This is an optimization exercise on Yosys and OpenROAD, whose aim is small area, not a production implementation. The RTL was checked by simulation tests, not by an equivalence proof against the original design. Some runs may be left out. An edit can pass the tests and still lose a function that they never use. Power and IR drop assume default switching activity.

### Nets reached from selected ports, run 1

The bar under the picture is 200 um long.
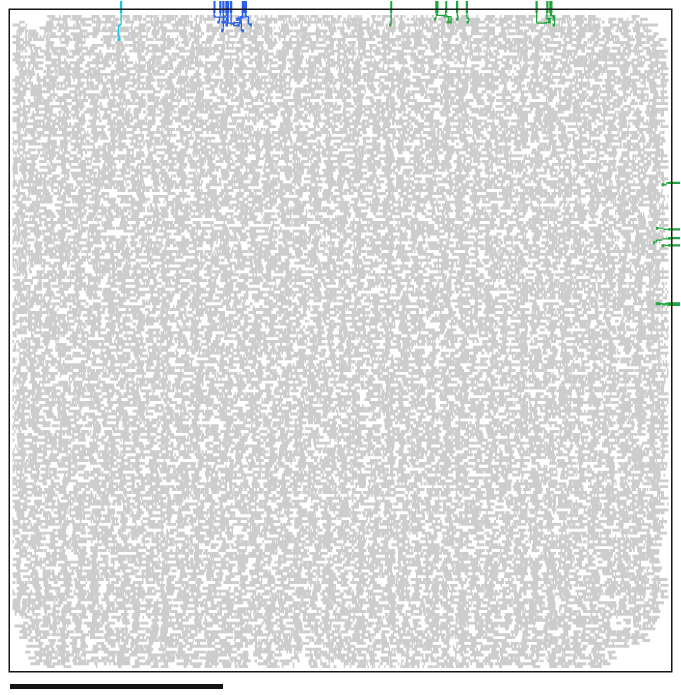
### Pin map, run 1

The bar under the picture is 200 um long. Pins as bars across the die edge, other pins in gray.
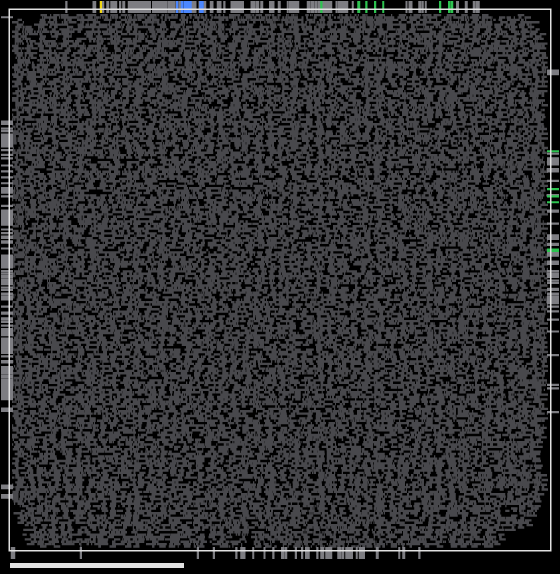
### Wiring by layer, run 1

The bar under the picture is 200 um long.
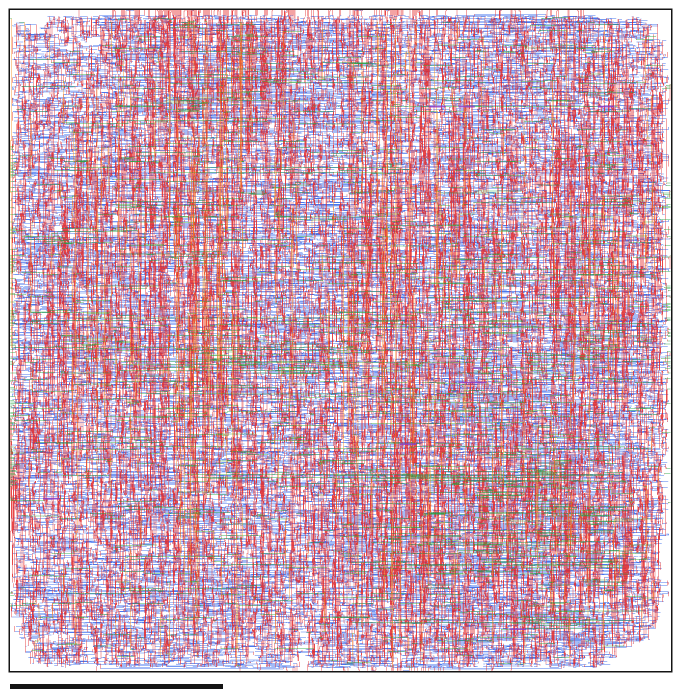
### Wires after detailed routing, run 1

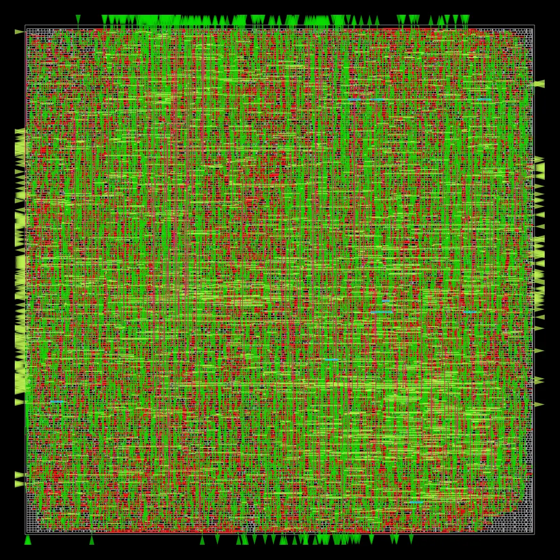
==> flow/design.v, too long to show whole: its modules and the start of the top module <==
// module fpga_agc: 24855 lines
module fpga_agc(BLKUPL_, BMGXM, BMGXP, BMGYM, BMGYP, BMGZM, BMGZP, CAURST, CDUFAL, CDUXM, CDUXP, CDUYM, CDUYP, CDUZM, CDUZP, CNTRL1, CNTRL2, CTLSAT, DBLTST, DKBSNC, DKEND, DKSTRT, DOSCAL, FREFUN, GATEX_, GATEY_, GATEZ_, GCAPCL, GUIREL, HOLFUN, IMUCAG, IMUFAL, IMUOPR, IN3008, IN3212, IN3213, IN3214, IN3216, IN3301, ISSTOR, LEMATT, LFTOFF, LRIN0, LRIN1, LRRLSC, LVDAGD, MAINRS, MAMU, MANRmP, MANRmR, MANRmY, MANRpP, MANRpR, MANRpY, MARK, MDT01, MDT02, MDT03, MDT04, MDT05, MDT06, MDT07, MDT08, MDT09, MDT10, MDT11, MDT12, MDT13, MDT14, MDT15, MDT16, MKEY1, MKEY2, MKEY3, MKEY4, MKEY5, MLDCH, MLOAD, MNHNC, MNHRPT, MNHSBF, MNIMmP, MNIMmR, MNIMmY, MNIMpP, MNIMpR, MNIMpY, MONPAR, MONWBK, MRDCH, MREAD, MRKREJ, MRKRST, MSTP, MSTRT, MTCSAI, NAVRST, NHALGA, NHVFAL, NKEY1, NKEY2, NKEY3, NKEY4, NKEY5, OPCDFL, OPMSW2, OPMSW3, PCHGOF, PIPAXm, PIPAXp, PIPAYm, PIPAYp, PIPAZm, PIPAZp, ROLGOF, RRIN0, RRIN1, RRPONA, RRRLSC, S4BSAB, SBYBUT, SHAFTM, SHAFTP, SIGNX, SIGNY, SIGNZ, SMSEPR, SPSRDY, STRPRS, TEMPIN, TRANmX, TRANmY, TRANmZ, TRANpX, TRANpY, TRANpZ, TRNM, TRNP, TRST10, TRST9, ULLTHR, UPL0, UPL1, WD167, WD168, XLNK0, XLNK1, ZEROP, mstpeven, mstpodd, ALGA, ALRT0, ALRT1, ALT0, ALT1, ALTSNC, BPLSSW, BPLUS, CDUCLK, CDUXDM, CDUXDP, CDUYDM, CDUYDP, CDUZDM, CDUZDP, CGCWAR, CLK, COARSE, COMACT, DISDAC, DKDATA, DKDATB, ELSNCM, ELSNCN, EMSm, EMSp, ENERIM, ENEROP, GYENAB, GYRRST, GYRSET, GYXM, GYXP, GYYM, GYYP, GYZM, GYZP, ISSTDC, ISSWAR, KYRLS, LRRANG, LRRST, LRSYNC, LRXVEL, LRYVEL, LRZVEL, MBR1, MBR2, MCTRAL_, MGOJAM, MGP_, MIIP, MINHL, MINKL, MNISQ, MON800, MONWT, MOSCAL_, MPAL_, MPIPAL_, MRAG, MRCH, MREQIN, MRGG, MRLG, MROLGT, MRPTAL_, MRSC, MRULOG, MSCAFL_, MSCDBL_, MSP, MSQ10, MSQ11, MSQ12, MSQ13, MSQ14, MSQ16, MSQEXT, MST1, MST2, MST3, MSTPIT_, MT01, MT02, MT03, MT04, MT05, MT06, MT07, MT08, MT09, MT10, MT11, MT12, MTCAL_, MTCSA_, MVFAIL_, MWAG, MWARNF_, MWATCH_, MWBBEG, MWBG, MWCH, MWEBG, MWFBG, MWG, MWL01, MWL02, MWL03, MWL04, MWL05, MWL06, MWL07, MWL08, MWL09, MWL10, MWL11, MWL12, MWL13, MWL14, MWL15, MWL16, MWLG, MWQG, MWSG, MWYG, MWZG, OPEROR, OT1108, OT1110, OT1111, OT1112, OT1113, OT1114, OT1116, OT1207, OT1207_, OTLNK0, OTLNK1, OUTCOM, PIPASW, PIPDAT, PIPINT, RCmXmP, RCmXmY, RCmXpP, RCmXpY, RCmYmR, RCmYpR, RCmZmR, RCmZpR, RCpXmP, RCpXmY, RCpXpP, RCpXpY, RCpYmR, RCpYpR, RCpZmR, RCpZpR, RESTRT, RHCGO, RLYB01, RLYB02, RLYB03, RLYB04, RLYB05, RLYB06, RLYB07, RLYB08, RLYB09, RLYB10, RLYB11, RRRANG, RRRARA, RRRST, RRSYNC, RYWD12, RYWD13, RYWD14, RYWD16, S4BOFF, S4BSEQ, S4BTAK, SBYLIT, SHFTDM, SHFTDP, STARON, STNDBY, STRT1, STRT2, THRSTm, THRSTp, TMPCAU, TRNDM, TRNDP, TVCNAB, UPLACT, VNFLSH, ZEROPT, ZIMCDU, ZOPCDU, n12KPPS, n25KPPS, n3200A, n3200B, n3200C, n3200D, n800RST, n800SET, p28COM, p4SW, p4VDC, clk, reset, rope_addr, rope_data, core_addr, core_we, core_wdata, core_rdata);
  // ...
==> flow/flow/run.sh <==
#!/bin/bash
# Own flow: the standard ORFS layout, with two changes to how the layout is made:
#  - ports are buffered with sky130_fd_sc_hd__buf_1 instead of ORFS's default buffer;
#  - clock tree synthesis uses small clusters of clkbuf_8 leaf buffers and no dummy loads.
# Everything else (synthesis, floorplan, power grid, placement, routing) is standard.sh.
set -euo pipefail
export BUFFER_PORTS_ARGS="-buffer_cell sky130_fd_sc_hd__buf_1"
export CTS_ARGS="-sink_clustering_enable -repair_clock_nets -dont_use_dummy_load -buf_list sky130_fd_sc_hd__clkbuf_8 -sink_clustering_size 20 -sink_clustering_max_diameter 40"
bash standard.sh > standard_flow.log 2>&1
==> flow/standard.sh <==
#!/bin/bash
# synth_recipe.tcl (not shown) runs the flow's synth.tcl, then flattens the netlist and writes it again
# the make line also repeats each setting of config.mk as NAME=value (left out here)
make -C /OpenROAD-flow-scripts/flow DESIGN_CONFIG=/design/flow/config.mk WORK_HOME=/design/flow/orfs CLKGATE_MAP_FILE= SYNTH_SCRIPT=/design/flow/synth_recipe.tcl "${@:-finish}"
==> flow/config.mk <==
export PLATFORM = sky130hd
export DESIGN_NAME = fpga_agc
export DESIGN_NICKNAME = fpga_agc
export VERILOG_FILES = /design/flow/design.v
export SDC_FILE = /design/flow/constraint.sdc
export NUM_CORES = 8
export LEC_CHECK = 0
export CAP_MARGIN = 20
export CORE_MARGIN = 2
export CORE_UTILIZATION = 65
export SLEW_MARGIN = 20
==> flow/constraint.sdc <==
create_clock -name core_clock -period 19.5 [get_ports {clk}]
set_input_delay 3.9000 -clock core_clock [delete_from_list [all_inputs] [get_ports {clk}]]
set_output_delay 3.9000 -clock core_clock [all_outputs]
set_load 0.01 [all_outputs]
==> results.cfg, run 1 <==
[timing]
timing.final.setup_violations = 0
timing.final.max_slew_violations = 0
clock-skew-final_ps = 99.5
rsz0062_at_grt = no
holdWs_ps = 308
final_min_period_over_clock_period_pct = 55.5
finalHoldViolCount = 0
max-slew-margin-rel_pct = 18.1
timing_worst_slew_pin_value_ps = 1230
max_freq_mhz = 92.5

[drt]
antenna_left = 0
vias_per_cell = 6.00

[job]
max_cap_violations = 0

[clocking]
reg_clk_slew_reported_paths_ps = 80
post_cts.repair.setup_buffers = 0
cts-root-buf = clkbuf_8
cts.sink_count = 8965
clk_latency_ps = 1310
cts-root-to-sink-buffers = 4
h_tree_levels = 6

[outcome]
outcome = complete, no violations

[pwr]
peakVddDrop_uv = 75.5
power.density_cell_area_nw_per_um2 = 105
p_leak_nw = 96.9
combPwrFrac_pct = 0.8
power.clock.fraction_pct = 31.7
pwr-share-seq_pct = 67.4
cell_internal_pwr_mw = 21.7
p_sw_share_pct = 20.7
p_sw_mw = 5.67

[placed_design]
placement.io_buffers = 436
placed_cells_incl_taps = 25300
dp_hpwl_mm = 421
dpl_cell_area_um2 = 251000
dpl_worst_slack_ps = 8670

[setup_path]
cp-end-kind = output pin
timing.critical_path.required_ps = 15600
r2r_setup_slack_ps = 13140
timing.critical_path.from_type = primary input
critPathMaxFanout = 87

[floorplan]
die_area_um2 = 384000
die_w_um = 619
die_height_um = 619
core_um2 = 376000
starting_density_pct = 65.4

[finish]
final_common_cell = dfxtp_1
largest_register_ffs = 7
fill_cells = 27900
multiInputGateArea_um2 = 61200
finish.cell_count_without_fillers = 26100
finish.instance_area_um2 = 261000
finish.net_count = 21200
post-route-util_pct = 69.4
layout_common_cells = dfxtp_1, nor2_1, a211oi_1, a2111oi_0, clkbuf_8

[synthesis]
syn-instance-count = 20800
portion_of_the_post_synthesis_area_used_by_sequential_elements_pct = 72.9
postSynthRegisterBits = 8965
avgSynthCellArea_um2 = 11.8
synth-edff-count = 0
synthArstFlopShare_pct = 0.0781

[hold_path]
holdPathStages = 0
timing.hold.worst.class = register to register

[grt]
grt_pass1_vias = 147000
grt_pass1_wl_mm = 944
grt_max_degree = 199
track_usage_pct = 32.3
About 'Nets reached from selected ports':
Key: core_addr = blue [bits 11, direction output, end cells 11, buffers 11, wire 188 um]; IN3212 = cyan [bits 1, direction input, end cells 1, buffers 1, wire 31.8 um]; core_wdata = green [bits 16, direction output, end cells 16, buffers 16, wire 213 um]

About 'Pin map':
Key: core_wdata = green [pins 16, direction output, edge 10 top, 6 right]; core_addr = blue [pins 11, direction output, edge top]; IN3212 = yellow [pins 1, direction input, edge top]
All pins by edge: 190 top, 140 left, 62 right, 49 bottom.

About 'Wiring by layer':
Key: metal 4 = orange [wire length 21.0 mm]; metal 3 = green [wire length 34.1 mm]; metal 5 = purple [wire length 128 um]; metal 1 = blue [wire length 291 mm]; metal 2 = red [wire length 290 mm]

About 'Wires after detailed routing':
via total after detailed routing: 156k
Detailed Route WL: 637 mm

==> run 1: synthesized netlist by cell type, types with 17 or more instances <==
cell type  count  share of area [%]
a2111oi_0    991                3.5
a2111oi_1     60               0.24
a2111oi_2     22               0.13
a211o_1       49               0.17
a211oi_1    1986                6.1
a21oi_1      467               0.95
a221oi_1     137               0.49
a311o_1       17              0.069
and2_1       218               0.55
and3_1        41               0.10
buf_1         99               0.15
buf_2        270               0.55
buf_4         61               0.19
clkbuf_1     647               0.99
dfxtp_1     8958                 73
inv_1        198               0.30
nand2_1      707                1.1
nand2b_1     269               0.68
nand3_1      131               0.27
nand4_1       29              0.074
nor2_1      3841                5.9
nor3_1       246               0.50
nor3b_1       78               0.24
nor4_1       109               0.28
nor4b_1       21              0.075
o211ai_1     128               0.39
o21ai_0      122               0.25
o221ai_1     318                1.1
o22ai_1       20              0.051
o311ai_0     150               0.53
o31ai_1       32              0.098
or3_1         60               0.15
or4_1        149               0.45
==> run 1: cell families after synthesis <==
kind of cell / after synthesis / share of synthesized area [%]
buffers and inverters: 1292 / 2.23
flip-flops: 8965 / 72.9
XOR/XNOR: 5 / 0.0178
adder cells (fa/ha/maj): 8 / 0.0407
AND/OR/NAND/NOR: 5932 / 10.4
other: 1 / 0.00152
AO/OA/AOI/OAI: 4558 / 14.3
multiplexers: 10 / 0.0412
==> run 1: critical path, stage by stage <==
cell and delay, ps:
buf_1 80, buf_4 190, nand4bb_4 360, inv_8 450, buf_12 370, buf_4 530, buf_4 530, and3_1 230
buf_1 160
==> run 1: power groups by stage <==
stage	clock, mW	combinational [mW]	sequential [mW]
2_1_floorplan	0	0.138	18.9
3_3_place_gp	0	0.215	18.9
3_5_place_dp	0	0.220	18.9
4_1_cts	8.80	0.221	18.5
5_1_grt	9.46	0.241	18.5
6_report	8.70	0.221	18.5
==> run 1: final cells by class <==
cell class / count / area share (%)
multi-input combinational: 10500 / 23.5
antenna: 33 / 0.0317
sequential: 8965 / 68.8
timing repair buffer: 634 / 1.26
clock buffer: 712 / 3.76
tap: 4994 / 2.39
inverter: 202 / 0.298
==> run 1: routing by layer <==
layer  wire (um)  GRT usage, %
met3       34100          4.19
met4       21000          10.3
met2      290000          51.3
met5         127             0
met1      291000          46.0
==> inputs of run 2 (changes only) <==
--- a/flow/flow/run.sh
+++ b/flow/flow/run.sh
@@ -5,5 +5,5 @@
 # Everything else (synthesis, floorplan, power grid, placement, routing) is standard.sh.
 set -euo pipefail
 export BUFFER_PORTS_ARGS="-buffer_cell sky130_fd_sc_hd__buf_1"
-export CTS_ARGS="-sink_clustering_enable -repair_clock_nets -dont_use_dummy_load -buf_list sky130_fd_sc_hd__clkbuf_8 -sink_clustering_size 20 -sink_clustering_max_diameter 40"
+export CTS_ARGS="-sink_clustering_enable -repair_clock_nets -dont_use_dummy_load -buf_list sky130_fd_sc_hd__clkbuf_8 -sink_clustering_size 18 -sink_clustering_max_diameter 50"
 bash standard.sh > standard_flow.log 2>&1
--- a/flow/config.mk
+++ b/flow/config.mk
@@ -7,5 +7,5 @@
 export LEC_CHECK = 0
 export CAP_MARGIN = 20
 export CORE_MARGIN = 2
-export CORE_UTILIZATION = 65
+export CORE_UTILIZATION = 70
 export SLEW_MARGIN = 20
### Wiring by layer, run 2

The bar under the picture is 200 um long.
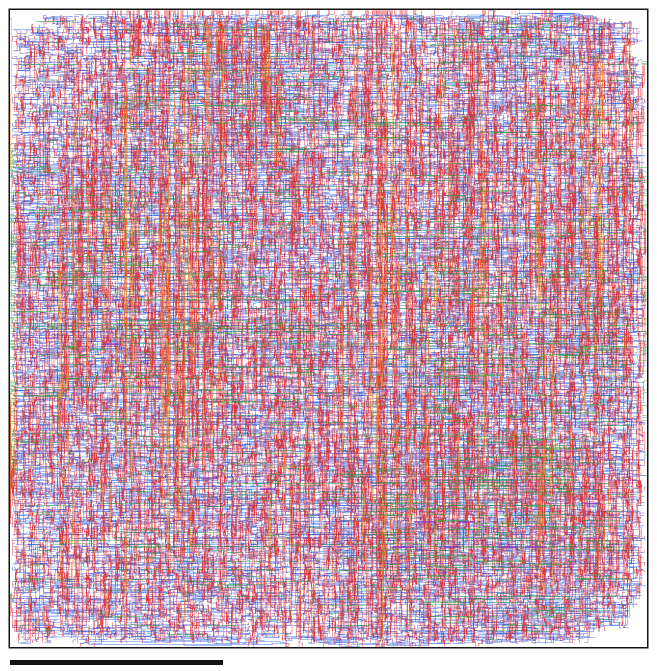
Key: metal 3 = green [wire length 37.4 mm]; metal 4 = orange [wire length 25.6 mm]; metal 5 = purple [wire length 182 um]; metal 2 = red [wire length 284 mm]; metal 1 = blue [wire length 284 mm]

==> run 2 against run 1 <==
Against the previous run:
- wire length decreased by 0.87%
- sequential share of layout area increased by 0.60 points
- area after synthesis is the same
- via count rose by 0.72%
- first-iteration DRC count grew 14%
- flip-flop and latch count unchanged
- cell area shrank 0.87%
- register-to-register slack improved by 290 ps
- critical path depth unchanged
- global-route usage up 2.2 points
- clock-buffer cell count down 119
- critical path type unchanged
==> results.cfg, run 2 <==
[clocking]
cts-root-to-sink-buffers = 4
post_cts.repair.setup_buffers = 0
clk_latency_ps = 1270
h_tree_levels = 6
reg_clk_slew_reported_paths_ps = 100
cts.sink_count = 8965
cts-root-buf = clkbuf_8

[setup_path]
critical_path.cell_chain = buf_1, buf_4, nand4bb_4, inv_8, buf_4, buf_12, buf_4, and3_1, buf_1
timing.critical_path.required_ps = 15600
cp_slowest_stage_delay_ps = 620
cp-end-kind = output pin
worst_path_dominant_cell_family = buffers and inverters
crit_top_cell = buf_4
cp_num_cells = 9
r2r_setup_slack_ps = 13430
critPathMaxFanout = 77
slowest_stage = buf_4
critPathBufInv = 7
timing.critical_path.from_type = primary input

[drt]
first_iter_violations = 14700
drt_first_pass_iters = 6
vias_per_cell = 6.16
finalWirelength_mm = 631
routed-via-count = 157000
antenna_left = 0

[timing]
max-slew-margin-rel_pct = 20.0
setup_slack_ps = 8650
timing.final.max_slew_violations = 0
timing.final.setup_violations = 0
timing_worst_slew_pin_value_ps = 1200
max_freq_mhz = 92.2
tns_ps = 0
rsz0062_at_grt = no
finalHoldViolCount = 0
final_min_period_over_clock_period_pct = 55.6
clock-skew-final_ps = 74.7

[pwr]
p_sw_mw = 5.56
cell_internal_pwr_mw = 21.2
p_sw_share_pct = 20.8
combPwrFrac_pct = 0.8
peakVddDrop_uv = 84.6
p_leak_nw = 95.9
pwr-share-seq_pct = 69.1
power.clock.fraction_pct = 30.1
power.density_cell_area_nw_per_um2 = 103

[synthesis]
yosys_warnings = 1
synth.lib_cells_used.distinct = 69
syn-instance-count = 20800
portion_of_the_post_synthesis_area_used_by_sequential_elements_pct = 72.9
synthArstFlopShare_pct = 0.0781
synth-edff-count = 0
avgSynthCellArea_um2 = 11.8
synth_area_leaders = dfxtp_1, a211oi_1, nor2_1
synth_most_common_cell = dfxtp_1
synth_top_area_cell = dfxtp_1
yosys-top-cells-count = dfxtp_1, nor2_1, a211oi_1
yosysTopAreaCellShare_pct = 72.9
postSynthRegisterBits = 8965

[floorplan]
core_um2 = 350000
starting_density_pct = 70.4
die_w_um = 597
die_area_um2 = 356000
rows = 217
die_height_um = 597

[finish]
finish.net_count = 21100
largest_register_ffs = 7
fill_cells = 24100
drive_above_1_share_pct = 4.16
layout_common_cells = dfxtp_1, nor2_1, a211oi_1, a2111oi_0, nand2_1
final_common_cell = dfxtp_1
areaGrowthSynthToFinish_pct = 5.11

[placed_design]
dp_hpwl_mm = 415
placement.io_buffers = 436
dpl_worst_slack_ps = 8690
place.gp.congestion = 0.839

[grt]
grt_pass1_vias = 148000
antenna_violations_before_repair = 61
grt_pass1_wl_mm = 938
grt_max_degree = 205
global_route.overflow_total = 0
track_usage_pct = 34.4

[hold_path]
holdPathStages = 0
timing.hold.worst.class = register to register

[job]
max_cap_violations = 0

[outcome]
outcome = complete, no violations
### Nets reached from selected ports, run 2

The bar under the picture is 200 um long.
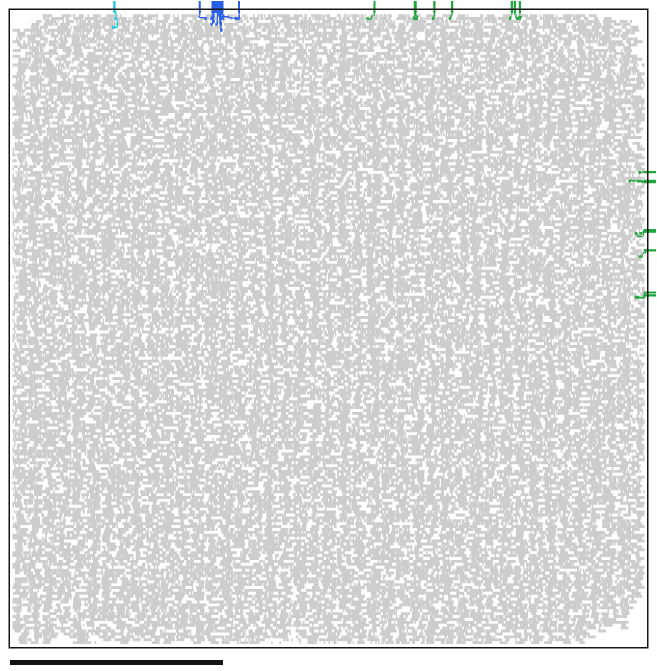
Key: core_wdata = green [bits 16, direction output, end cells 16, buffers 16, wire 151 um]; core_addr = blue [bits 11, direction output, end cells 11, buffers 11, wire 146 um]; IN3212 = cyan [bits 1, direction input, end cells 1, buffers 1, wire 23.4 um]

## run 2: cell counts after synthesis
No cell type changed its count.
## run 2: final cells by class
cell class | count | area, um2 | area share, %
multi-input cells | 10500 | 61200 | 23.7
well taps | 4599 | 5750 | 2.22
inverters | 202 | 778 | 0.301
diodes | 34 | 85.1 | 0.0329
flip-flops and latches | 8965 | 180000 | 69.4
repair buffers | 616 | 3130 | 1.21
clock buffers | 593 | 8160 | 3.16
## run 2: per-stage QoR
step	instances	hold slack [ps]	power, mW	util (%)	cell area, um2
CTS	25500	316	26.8	73.9	259000
detailed placement	24900	333	19.1	71.6	250000
floorplan	20800	326	19.0	-	246000
finish	25500	322	26.8	74.0	259000
global route	25500	322	27.5	73.9	259000
global placement	24900	329	19.1	71.6	250000
## run 2: cell families (layout without fill, tap and decap cells)
family          count (synthesis)  after routing  synth area share [%]
other cells                     1             36               0.00152
fa+ha+maj                       8              8                0.0407
flops                        8965           8965                  72.9
compound gates               4558           4558                  14.3
xor+xnor                        5              5                0.0178
buf+inv                      1292           1411                  2.23
simple gates                 5932           5932                  10.4
mux                            10             10                0.0412
## run 2: metal layers
layer / vias to the layer above / global-route usage [%] / share of wire (%) / routed length [um]
li1: 73500 / - / - / -
met1: 78400 / 49.7 / 45 / 284000
met2: 4412 / 53.9 / 45 / 284000
met3: 1008 / 3.91 / 5.9 / 37400
met4: 24 / 12.6 / 4.1 / 25600
met5: - / 0 / 0.029 / 182
## run 2: power by group through the flow
stage               Clock [mW]  Combinational (mW)  Sequential (mW)
detailed placement           0               0.216             18.9
CTS                       8.11               0.217             18.5
finish                    8.06               0.218             18.5
global route              8.77               0.237             18.5
floorplan                    0               0.138             18.9
global placement             0               0.210             18.9
==> inputs of run 3 (changes only) <==
--- a/flow/config.mk
+++ b/flow/config.mk
@@ -7,5 +7,5 @@
 export LEC_CHECK = 0
 export CAP_MARGIN = 20
 export CORE_MARGIN = 2
-export CORE_UTILIZATION = 70
+export CORE_UTILIZATION = 60
 export SLEW_MARGIN = 20
### Wiring by layer, run 3

The bar under the picture is 200 um long.
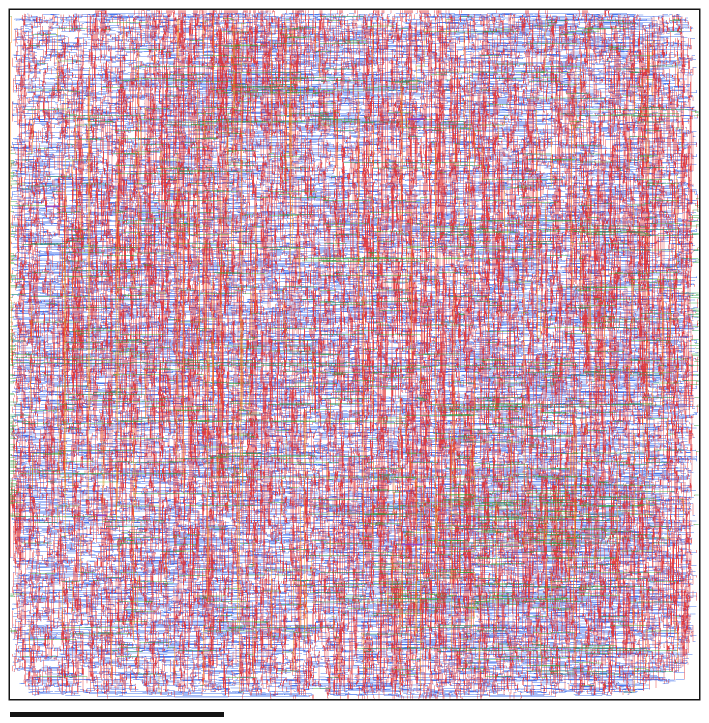
Key: metal 2 = red [wire length 300 mm]; metal 4 = orange [wire length 16800 um]; metal 5 = purple [wire length 53.4 um]; metal 1 = blue [wire length 306 mm]; metal 3 = green [wire length 30.8 mm]

==> run 3 against run 2 <==
Against the previous run:
- via count is 2.0% lower
- register-to-register slack better by 50 ps
- wire length is 3.6% higher
- global-route usage is 3.9 points lower
- largest power group unchanged
- total power is 0.80% higher
- synthesized cell count stayed put
- still clean
- sequential power hardly changed
- utilization is 10 points lower
- worst hold slack worse by 5.6 ps
- final cell count is 3.5% higher
- critical path type unchanged
==> results.cfg, run 3 <==
[grt]
track_usage_pct = 30.5
antenna_violations_before_repair = 67
grt_max_degree = 215
global_route.overflow_total = 0

[pwr]
power.density_cell_area_nw_per_um2 = 104
p_leak_nw = 96.2

[finish]
drive_above_1_share_pct = 4.37
post-route-util_pct = 63.6
layout_common_cells = dfxtp_1, nor2_1, a211oi_1, a2111oi_0, nand2_1
largest_register_ffs = 7
areaGrowthSynthToFinish_pct = 5.76
final_common_cell = dfxtp_1
finish.net_count = 21100

[drt]
finalWirelength_mm = 654
routed-via-count = 154000
drt_first_pass_iters = 5

[timing]
max-slew-margin-rel_pct = 21.6
final_min_period_over_clock_period_pct = 54.1
max_freq_mhz = 94.9
timing.final.setup_violations = 0
clock-skew-final_ps = 76.5
finalHoldViolCount = 0
setup_slack_ps = 8960

[hold_path]
holdPathStages = 0

[clocking]
cts-root-buf = clkbuf_8
cts-root-to-sink-buffers = 4
h_tree_levels = 6
cts.sink_count = 8965
post_cts.repair.setup_buffers = 0
reg_clk_slew_reported_paths_ps = 100

[synthesis]
synth-edff-count = 0
syn-instance-count = 20800
portion_of_the_post_synthesis_area_used_by_sequential_elements_pct = 72.9
synth.lib_cells_used.distinct = 69
synthArstFlopShare_pct = 0.0781
synth_area_leaders = dfxtp_1, a211oi_1, nor2_1
yosys-top-cells-count = dfxtp_1, nor2_1, a211oi_1
yosys_warnings = 1
postSynthRegisterBits = 8965
synth_most_common_cell = dfxtp_1

[outcome]
outcome = complete, no violations

[placed_design]
dp_hpwl_mm = 430
placement.io_buffers = 436
placed_cells_incl_taps = 25800

[floorplan]
rows = 235
core_um2 = 409000
die_area_um2 = 415000
starting_density_pct = 60.2

[setup_path]
timing.critical_path.required_ps = 15600
r2r_setup_slack_ps = 13480
cp-end-kind = output pin
timing.critical_path.from_type = primary input

[job]
max_cap_violations = 0
### Pin map, run 3

The bar under the picture is 200 um long. Pins as bars across the die edge, other pins in gray.
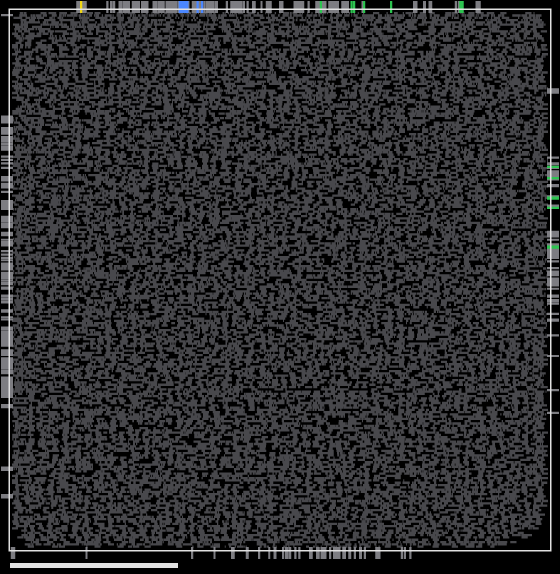
Key: IN3212 = yellow [pins 1, direction input, edge top]; core_addr = blue [pins 11, direction output, edge top]; core_wdata = green [pins 16, direction output, edge 9 top, 7 right]
All pins by edge: 187 top, 142 left, 63 right, 49 bottom.

[run 3: cell counts after synthesis]
No cell type changed its count.
[run 3: through the flow]
step | power (mW) | instance area (um2)
6_report | 27.0 | 260000
5_1_grt | 27.8 | 260000
4_1_cts | 27.1 | 260000
3_5_place_dp | 19.1 | 252000
3_3_place_gp | 19.1 | 252000
2_1_floorplan | 19.0 | 246000
[run 3: cell type report]
cell class | instances | area [um2]
diodes | 28 | 70.1
clock buffers | 621 | 8550
fillers | 32300 | 149000
inverters | 202 | 778
multi-input cells | 10500 | 61200
flip-flops and latches | 8965 | 180000
well taps | 5451 | 6820
repair buffers | 631 | 3270
[run 3: power breakdown]
part           internal, mW  switching, mW
registers              18.4         0.0830
clock network          2.87           5.41
logic                0.0667          0.157
[run 3: kinds of logic after synthesis]
group	synth area share, %
AO/OA/AOI/OAI	14.3
XOR/XNOR	0.0178
adder cells (fa/ha/maj)	0.0407
buffers and inverters	2.23
flip-flops	72.9
multiplexers	0.0412
other	0.00152
AND/OR/NAND/NOR	10.4
[run 3: routing by layer]
| metal | routed length [um] | GRT usage [%] |
|---|---|---|
| met3 | 30800 | 3.28 |
| met4 | 16800 | 7.58 |
| met5 | 53 | 0 |
| met1 | 306000 | 44.3 |
| met2 | 300000 | 49.0 |
[run 3: worst max-delay path, cell delays in order]
cell,delay (ps)
buf_1,70
buf_4,190
nand4bb_4,250
inv_8,420
buf_4,600
buf_4,600
and3_1,240
buf_1,150
--- run 4: outline of the changes from run 3 ---
flow/design.v: 24855 -> 24745 lines; modules unchanged: 0
  fpga_agc: edited, 24855 -> 24745 lines
--- a/flow/config.mk
+++ b/flow/config.mk
@@ -6,6 +6,6 @@
 export NUM_CORES = 8
 export LEC_CHECK = 0
-export CAP_MARGIN = 20
+export CAP_MARGIN = 5
 export CORE_MARGIN = 2
-export CORE_UTILIZATION = 60
-export SLEW_MARGIN = 20
+export CORE_UTILIZATION = 70
+export SLEW_MARGIN = 5
### Signal wires on met2, run 4

Cells faint in the background.
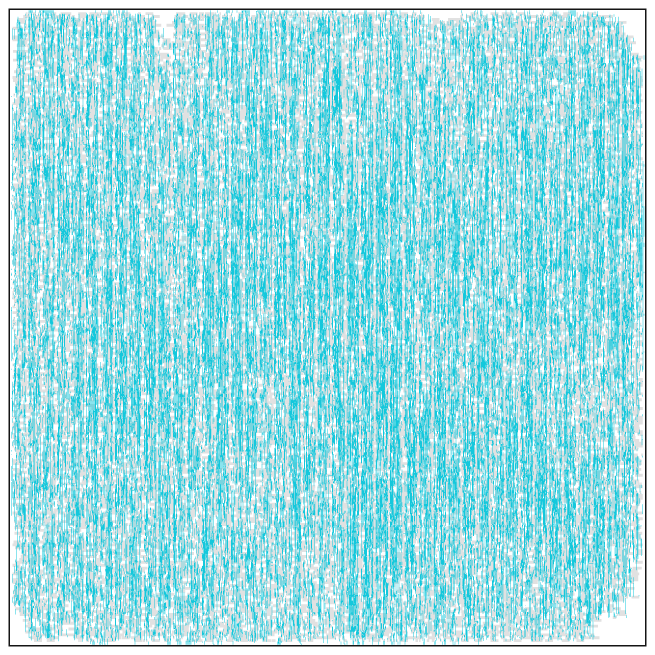
The layer holds 46% of the routed length. The wires run mostly vertical.

==> run 4 against run 3 <==
Against the previous run:
- still clean on timing, DRC and antenna
- die area down 15%
- cell area shrank 1.2%
- non-clock buffer count is 12 lower
- worst hold slack lost 15 ps
- clock skew is 3.5 ps higher
- utilization is 10 points higher
- critical path type unchanged
- largest power group unchanged
==> results.cfg, run 4 <==
[clocking]
cts-root-buf = clkbuf_8
cts-root-to-sink-buffers = 4
post_cts.repair.setup_buffers = 0
h_tree_levels = 6
clk_latency_ps = 1270
reg_clk_slew_reported_paths_ps = 100
cts.sink_count = 8916

[synthesis]
postSynthRegisterBits = 8916
avgSynthCellArea_um2 = 11.8
yosys_warnings = 1
portion_of_the_post_synthesis_area_used_by_sequential_elements_pct = 73.0
synth-edff-count = 0
yosys-top-cells-count = dfxtp_1, nor2_1, a211oi_1
syn-cell-area_um2 = 245000
yosysTopAreaCellShare_pct = 72.9
synth.lib_cells_used.distinct = 71
synth_area_leaders = dfxtp_1, a211oi_1, nor2_1
synth_most_common_cell = dfxtp_1
synthArstFlopShare_pct = 0.0785
syn-instance-count = 20700

[floorplan]
rows = 217
core_um2 = 349000
boundaryPins = 441
die_area_um2 = 354000
starting_density_pct = 70.1

[hold_path]
holdPathStages = 0

[setup_path]
worst_path_dominant_cell_family = buffers and inverters
critPathBufInv = 5
slowest_stage = buf_4
r2r_setup_slack_ps = 13940
timing.critical_path.required_ps = 15600
timing.critical_path.from_type = primary input
critical_path.cell_chain = buf_1, nand4bb_4, inv_16, buf_4, buf_4, and3_1, buf_1
cp_slowest_stage_delay_ps = 640
cp_num_cells = 7
timing.critical_path.arrival_ps = 6990
cp-end-kind = output pin

[drt]
remaining_drc_errors = 0
first_iter_violations = 13700
routed-via-count = 156000
drt_first_pass_iters = 5
finalWirelength_mm = 620

[finish]
drive_above_1_share_pct = 4.11
finish.net_count = 21000
largest_register_ffs = 7
finish.cell_count_without_fillers = 25400
post-route-util_pct = 73.7
areaGrowthSynthToFinish_pct = 5.12
layout_common_cells = dfxtp_1, nor2_1, a211oi_1, a2111oi_0, nand2_1
final_common_cell = dfxtp_1
regArea_um2 = 179000
fill_cells = 24200
multiInputGateArea_um2 = 60700

[grt]
antenna_violations_before_repair = 57
grt_pass1_vias = 147000
global_route.overflow_total = 0
grt_pass1_wl_mm = 924
grt_max_degree = 173
track_usage_pct = 34.0

[placed_design]
dp_hpwl_mm = 407
placed_cells_incl_taps = 24800
placement.io_buffers = 436

[timing]
max_freq_mhz = 91.9
clock-skew-final_ps = 80.0
finalHoldViolCount = 0
max-slew-margin-rel_pct = 8.36
final_min_period_over_clock_period_pct = 55.8
timing.final.setup_violations = 0

[outcome]
outcome = complete, no violations

[pwr]
total_power_mw = 26.6
power.density_cell_area_nw_per_um2 = 104
p_leak_nw = 95.4

[job]
max_cap_violations = 0
### Wiring by layer, run 4

The bar under the picture is 200 um long.
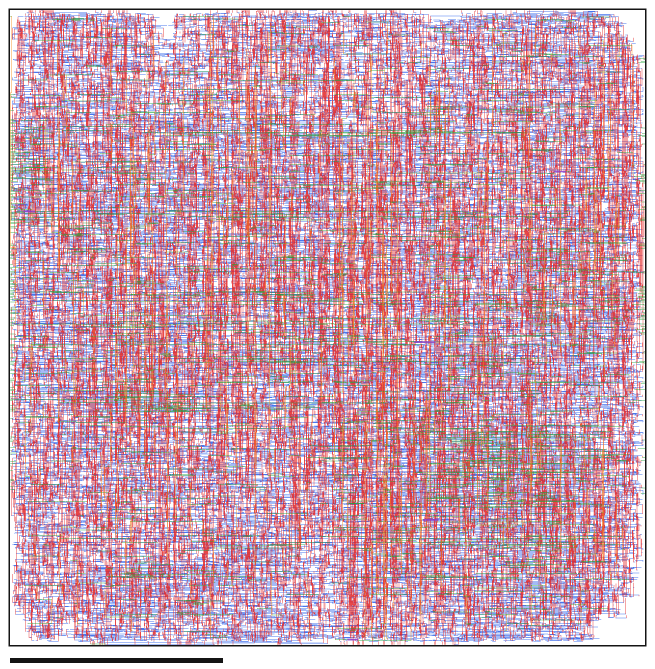
Key: metal 5 = purple [wire length 58.9 um]; metal 4 = orange [wire length 21.2 mm]; metal 3 = green [wire length 36.8 mm]; metal 1 = blue [wire length 278 mm]; metal 2 = red [wire length 284 mm]

[run 4: cell types whose count changed after synthesis, sizes merged, moves of 17 or more]
cell and change:
dfxtp -49, clkbuf -34, buf +28, nor3 +28, o21ai +25, a2111oi -20
nand2 -17
[run 4: logic make-up (layout without fill, tap and decap cells)]
logic type,count (synthesis),in the layout,synth area share [%]
DFF,8916,8916,73.0
and+or+nand+nor,5920,5920,10.5
AOI/OAI and AO/OA,4525,4525,14.2
buffers and inverters,1285,1408,2.23
adders and majority gates,8,8,0.0409
xor gates and xnor gates,5,5,0.0179
other,1,29,0.00153
[run 4: where the power goes]
part | total (mW) | switching, mW | internal (mW)
Sequential | 18.4 | 0.0806 | 18.3
Combinational | 0.217 | 0.152 | 0.0654
Clock | 8.01 | 5.29 | 2.72
Total | 26.6 | 5.52 | 21.1
[run 4: layer usage]
metal | up-vias | part of all wire [%] | global-route usage (%)
met5 | - | 0.0094 | 0
met4 | 10 | 3.4 | 10.8
met3 | 907 | 5.9 | 4.02
met2 | 4268 | 46 | 54.1
met1 | 77500 | 45 | 48.7
li1 | 73100 | - | -
[run 4: layout make-up]
| class | count | share of cell area, % |
|---|---|---|
| inverter | 201 | 0.305 |
| sequential | 8916 | 69.5 |
| timing repair buffer | 619 | 1.22 |
| clock buffer | 588 | 3.15 |
| tap | 4599 | 2.24 |
| multi-input combinational | 10500 | 23.6 |
| antenna | 27 | 0.0263 |
[run 4: through the flow]
step / hold slack (ps) / setup WS (ps) / cell area (um2)
after floorplan: 310 / 10170 / 245000
after global placement: 313 / 8750 / 249000
after detailed placement: 312 / 8720 / 249000
after CTS: 316 / 8710 / 257000
after global routing: 322 / 8580 / 257000
final: 302 / 8610 / 257000
==> inputs of run 5 (changes only) <==
--- a/flow/config.mk
+++ b/flow/config.mk
@@ -5,7 +5,7 @@
 export SDC_FILE = /design/flow/constraint.sdc
 export NUM_CORES = 8
 export LEC_CHECK = 0
-export CAP_MARGIN = 5
+export CAP_MARGIN = 20
 export CORE_MARGIN = 2
 export CORE_UTILIZATION = 70
-export SLEW_MARGIN = 5
+export SLEW_MARGIN = 20
### Wires after detailed routing, run 5

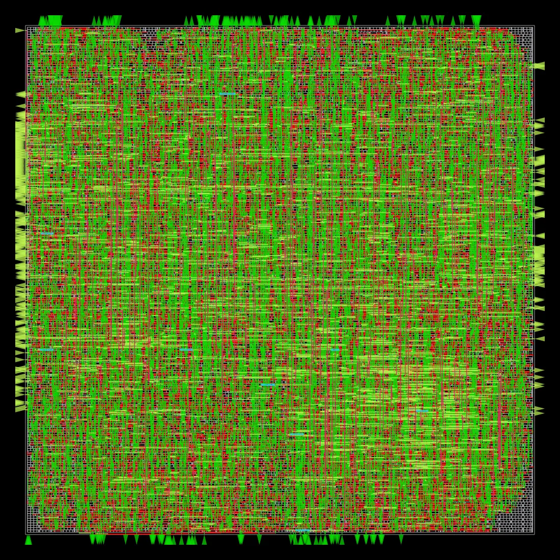
total global routing track utilization: 34.0%
via total after detailed routing: 156k

==> run 5 against run 4 <==
Against the previous run:
- cell area is essentially flat
- non-clock buffer count grew 1
- worst setup slack gained 67 ps
==> results.cfg, run 5 <==
[timing]
final_min_period_over_clock_period_pct = 55.5
clock-skew-final_ps = 71.4
finalHoldViolCount = 0
timing.final.setup_violations = 0
max_freq_mhz = 92.4
max-slew-margin-rel_pct = 18.1

[grt]
grt_pass1_vias = 147000
antenna_violations_before_repair = 54
global_route.overflow_total = 0
grt_pass1_wl_mm = 925
grt_max_degree = 173

[drt]
drt_first_pass_iters = 6
first_iter_violations = 13900
remaining_drc_errors = 0
route.layer.met1.wl_mm = 277
wl_met3_mm = 37.1

[synthesis]
syn-instance-count = 20700
synth_most_common_cell = dfxtp_1
syn-cell-area_um2 = 245000
portion_of_the_post_synthesis_area_used_by_sequential_elements_pct = 73.0
postSynthRegisterBits = 8916
yosysTopAreaCellShare_pct = 72.9
yosys-top-cells-count = dfxtp_1, nor2_1, a211oi_1
synth.lib_cells_used.distinct = 71
synth_area_leaders = dfxtp_1, a211oi_1, nor2_1
synthArstFlopShare_pct = 0.0785
avgSynthCellArea_um2 = 11.8
synth-edff-count = 0

[setup_path]
timing.critical_path.from_type = primary input
timing.critical_path.arrival_ps = 6920
r2r_setup_slack_ps = 13900
slowest_stage = buf_4
critical_path.cell_chain = buf_1, nand4bb_4, inv_16, buf_4, buf_4, and3_1, buf_1
timing.critical_path.required_ps = 15600
cp_slowest_stage_delay_ps = 650
cp-end-kind = output pin

[finish]
largest_register_ffs = 7
layout_common_cells = dfxtp_1, nor2_1, a211oi_1, a2111oi_0, nand2_1
drive_above_1_share_pct = 4.13
final_common_cell = dfxtp_1
fill_cells = 24200
areaGrowthSynthToFinish_pct = 5.14
finish.net_count = 21000

[clocking]
clk_latency_ps = 1250
cts-root-to-sink-buffers = 4
h_tree_levels = 6
cts-root-buf = clkbuf_8
reg_clk_slew_reported_paths_ps = 100

[floorplan]
die_area_um2 = 354000
rows = 217
core_um2 = 349000
starting_density_pct = 70.1

[pwr]
p_leak_nw = 95.4
power.density_cell_area_nw_per_um2 = 103

[outcome]
outcome = complete, no violations

[placed_design]
dp_hpwl_mm = 407

[job]
max_cap_violations = 0

[hold_path]
holdPathStages = 0
### Nets reached from selected ports, run 5

The bar under the picture is 200 um long.
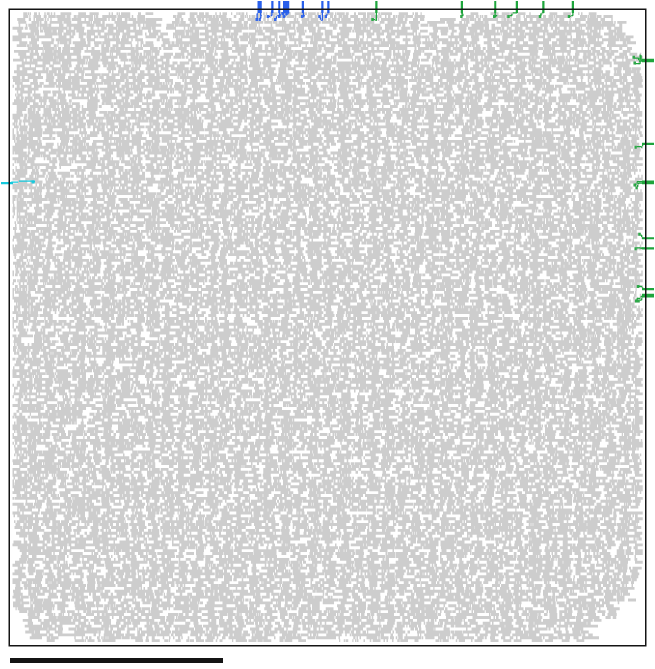
number of I/O pins: 441
count of input and output buffers: 436

-- run 5: changes by cell type in the layout (fill, tap and decap cells not counted) --
cell	before	now
nand2b_2	25	27
a31oi_2	0	1
nor4b_2	1	0
nor4b_4	0	1
a31oi_1	3	2
nand2b_1	235	233
diode_2	27	31
buf_8	0	1
-- run 5: power by group --
group | internal [mW] | total (mW) | switching [mW]
Clock | 2.72 | 8.01 | 5.28
Combinational | 0.0655 | 0.217 | 0.152
Sequential | 18.3 | 18.4 | 0.0807
-- run 5: final cells by class --
class	count	area (um2)	area share, %
Antenna cell	31	77.6	0.0302
Clock buffer	588	8090	3.15
Inverter	201	783	0.305
Multi-Input combinational cell	10500	60700	23.6
Sequential cell	8916	179000	69.4
Tap cell	4599	5750	2.24
Timing Repair Buffer	620	3150	1.23
-- run 5: routing by layer --
layer	up-vias	track usage, %
li1	73100	-
met1	77400	48.5
met2	4298	53.8
met3	918	4.37
met4	18	11.6
met5	-	0
-- run 5: logic make-up after synthesis --
logic type	Yosys count	synth area share [%]
fa+ha+maj	8	0.0409
compound gates	4525	14.2
other cells	1	0.00153
flops	8916	73.0
simple gates	5920	10.5
xor+xnor	5	0.0179
buf+inv	1285	2.23
-- run 5: through the flow --
| step | power, mW | worst slack (ps) | util, % | area [um2] | std cells |
|---|---|---|---|---|---|
| after floorplan | 18.9 | 10170 | - | 245000 | 20700 |
| after global placement | 19.0 | 8750 | 71.4 | 249000 | 24800 |
| after detailed placement | 19.0 | 8730 | 71.4 | 249000 | 24800 |
| after CTS | 26.7 | 8710 | 73.7 | 257000 | 25400 |
| after global routing | 27.3 | 8590 | 73.7 | 257000 | 25400 |
| final | 26.6 | 8680 | 73.7 | 257000 | 25400 |
-- run 5: worst max-delay path: cells and delay by family --
| kind | cells | cell delay, ps |
|---|---|---|
| buf+inv | 5 | 2000 |
| simple gates | 2 | 640 |
==> inputs of run 6 (changes only) <==
--- a/flow/config.mk
+++ b/flow/config.mk
@@ -8,4 +8,6 @@
 export CAP_MARGIN = 20
 export CORE_MARGIN = 2
 export CORE_UTILIZATION = 70
+export GPL_ROUTABILITY_DRIVEN = 0
+export GPL_TIMING_DRIVEN = 0
 export SLEW_MARGIN = 20
### Nets reached from selected ports, run 6

The bar under the picture is 200 um long.
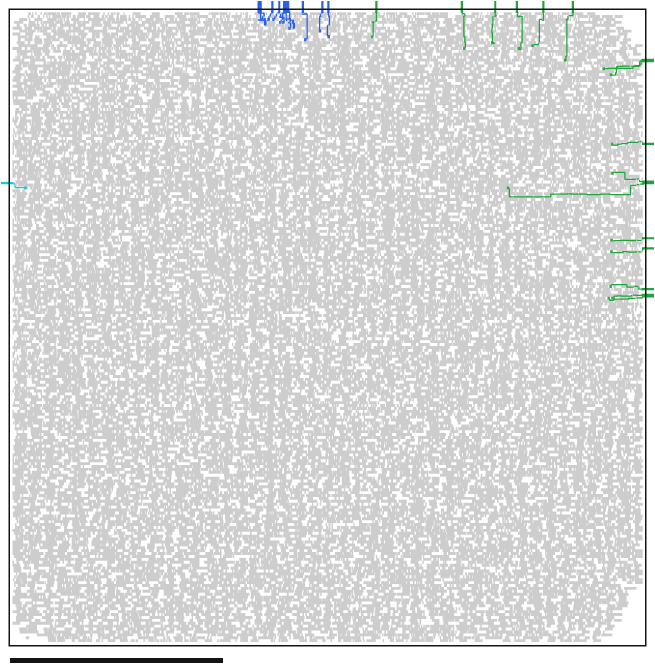
Key: core_addr = blue [bits 11, direction output, end cells 11, buffers 22, wire 221 um]; core_wdata = green [bits 16, direction output, end cells 16, buffers 32, wire 704 um]; IN3212 = cyan [bits 1, direction input, end cells 1, buffers 1, wire 17.3 um]

==> run 6 against run 5 <==
Against the previous run:
- cell area rose by 2.2%
- flip-flop and latch count did not move
- clock power grew 2.5%
- wire length increased by 47%
- sequential power is essentially flat
- worst hold slack lost 12 ps
==> results.cfg, run 6 <==
[floorplan]
starting_density_pct = 70.1
rows = 217
boundaryPins = 441
die_area_um2 = 354000
core_um2 = 349000

[grt]
track_usage_pct = 49.9
antenna_violations_before_repair = 176
grt_pass1_wl_mm = 1240
grt_max_degree = 19
grt_pass1_vias = 164000

[synthesis]
synthArstFlopShare_pct = 0.0785
synth_area_leaders = dfxtp_1, a211oi_1, nor2_1
avgSynthCellArea_um2 = 11.8
postSynthRegisterBits = 8916
synth-edff-count = 0
yosys-top-cells-count = dfxtp_1, nor2_1, a211oi_1
synth.lib_cells_used.distinct = 71
syn-cell-area_um2 = 245000

[placed_design]
dpl_worst_slack_ps = 7220
placed_cells_incl_taps = 25800
placement.io_buffers = 436

[job]
max_cap_violations = 0

[setup_path]
cp-end-kind = output pin
timing.critical_path.arrival_ps = 8880
r2r_setup_slack_ps = 14050
timing.critical_path.from_type = primary input

[clocking]
reg_clk_slew_reported_paths_ps = 110
h_tree_levels = 6
cts-root-to-sink-buffers = 4

[finish]
finish.cell_count_without_fillers = 26600
post-route-util_pct = 75.4
final_common_cell = dfxtp_1
layout_common_cells = dfxtp_1, nor2_1, a211oi_1, a2111oi_0, nand2_1
drive_above_1_share_pct = 5.77
largest_register_ffs = 7
finish.net_count = 22000

[pwr]
power.density_cell_area_nw_per_um2 = 102
power.clock.fraction_pct = 30.5
combPwrFrac_pct = 1.2
p_sw_share_pct = 21.6
p_sw_mw = 5.81

[drt]
drt_first_pass_iters = 14
first_iter_violations = 27400
routed-via-count = 180000

[hold_path]
holdPathStages = 0

[timing]
setup_slack_ps = 6720
clock-skew-final_ps = 86.5
timing.final.setup_violations = 0
max_freq_mhz = 78.3
finalHoldViolCount = 0

[outcome]
outcome = complete, no violations
### Pin map, run 6

The bar under the picture is 200 um long. Pins as bars across the die edge, other pins in gray.
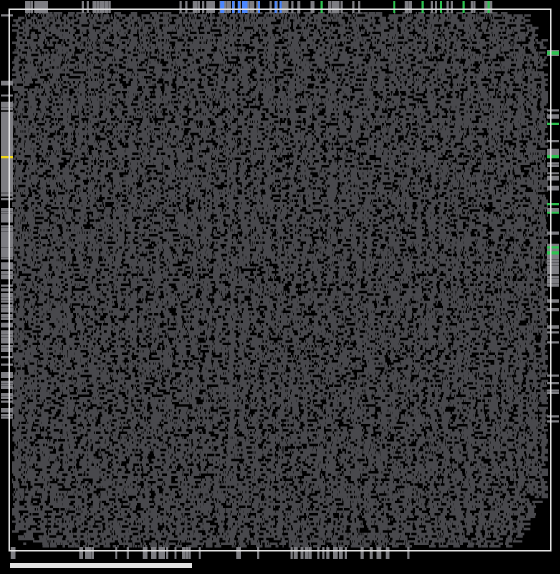
Key: core_wdata = green [pins 16, direction output, edge 10 right, 6 top]; IN3212 = yellow [pins 1, direction input, edge left]; core_addr = blue [pins 11, direction output, edge top]
All pins by edge: 170 left, 125 top, 74 right, 72 bottom.

run 6: cell counts after synthesis:
Identical to the previous run, type by type.
run 6: layout make-up:
cell class                 count  area, um2
antenna                      215        538
buffer                      1084       4940
clock buffer                 590       8120
fill                       24100      85800
inverter                     201        757
multi-input combinational  10500      60600
sequential                  8916     179000
tap                         4599       5750
timing repair buffer         525       3510
run 6: per-layer routing:
metal | GRT usage [%] | part of all wire, % | vias to the layer above | wire, um
met5 | 0.149 | 0.069 | - | 625
met4 | 40.9 | 10 | 40 | 90500
met2 | 68.9 | 40 | 13500 | 365000
met3 | 18.2 | 14 | 3608 | 131000
met1 | 62.5 | 35 | 87800 | 322000
li1 | - | - | 75300 | -
run 6: stage by stage:
stage          hold WS (ps)  total power, mW  area [um2]
3_3_place_gp            311             19.1      252000
3_5_place_dp            314             19.1      254000
2_1_floorplan           310             18.9      245000
4_1_cts                 329             26.8      262000
6_report                314             26.9      263000
5_1_grt                 338             27.4      262000
run 6: cell families (layout without fill, tap and decap cells):
logic type | Yosys count | after routing | synth area share [%]
adders and majority gates | 8 | 8 | 0.0409
DFF | 8916 | 8916 | 73.0
AOI/OAI and AO/OA | 4525 | 4525 | 14.2
other | 1 | 217 | 0.00153
xor gates and xnor gates | 5 | 5 | 0.0179
and+or+nand+nor | 5920 | 5920 | 10.5
buffers and inverters | 1285 | 2400 | 2.23
run 6: power by group through the flow:
| stage | clock [mW] | sequential [mW] | combinational [mW] |
|---|---|---|---|
| after floorplan | 0 | 18.8 | 0.137 |
| after global placement | 0 | 18.8 | 0.291 |
| after detailed placement | 0 | 18.8 | 0.305 |
| after CTS | 8.08 | 18.4 | 0.306 |
| after global routing | 8.72 | 18.4 | 0.327 |
| final | 8.21 | 18.4 | 0.326 |
run 6: worst max-delay path: stages:
cell and delay [ps]:
buf_1 280, nand4bb_1 440, buf_2 410, inv_4 160, buf_6 340, buf_6 330, buf_6 390, buf_2 910
clkbuf_1 970, and2_1 500, buf_1 200

port drivers added, routing unchanged:
The flow's constraints put no driver on any port. The routed layouts listed below were extracted and timed again, unchanged, in two steps. Step 1 assumes that a clkbuf_16 drives the clock port and a buf_2 every other input. Step 2 also shifts input and output timing later by t, the mid clock arrival at the registers, as if the neighbouring blocks saw the same clock. Three values: no drivers, after step 1, after step 2; two values: the first two.
run	shift t [ns]	setup WS [ns]	cell pins on the clock port's net
run 1	1.353	8.684 / 8.635 / 8.635	1
run 2	1.343	8.654 / 8.603 / 8.603	1
run 3	1.360	8.960 / 8.894 / 8.894	1
run 4	1.339	8.615 / 8.593 / 8.593	1
run 5	1.339	8.682 / 8.661 / 8.661	1
run 6	1.447	6.721 / 6.699 / 6.699	1
After both steps setup and hold are still met in every run listed. For run 3, which loses most, drivers alone change the setup slack by -0.066 ns; drivers and shift together by -0.066 ns.
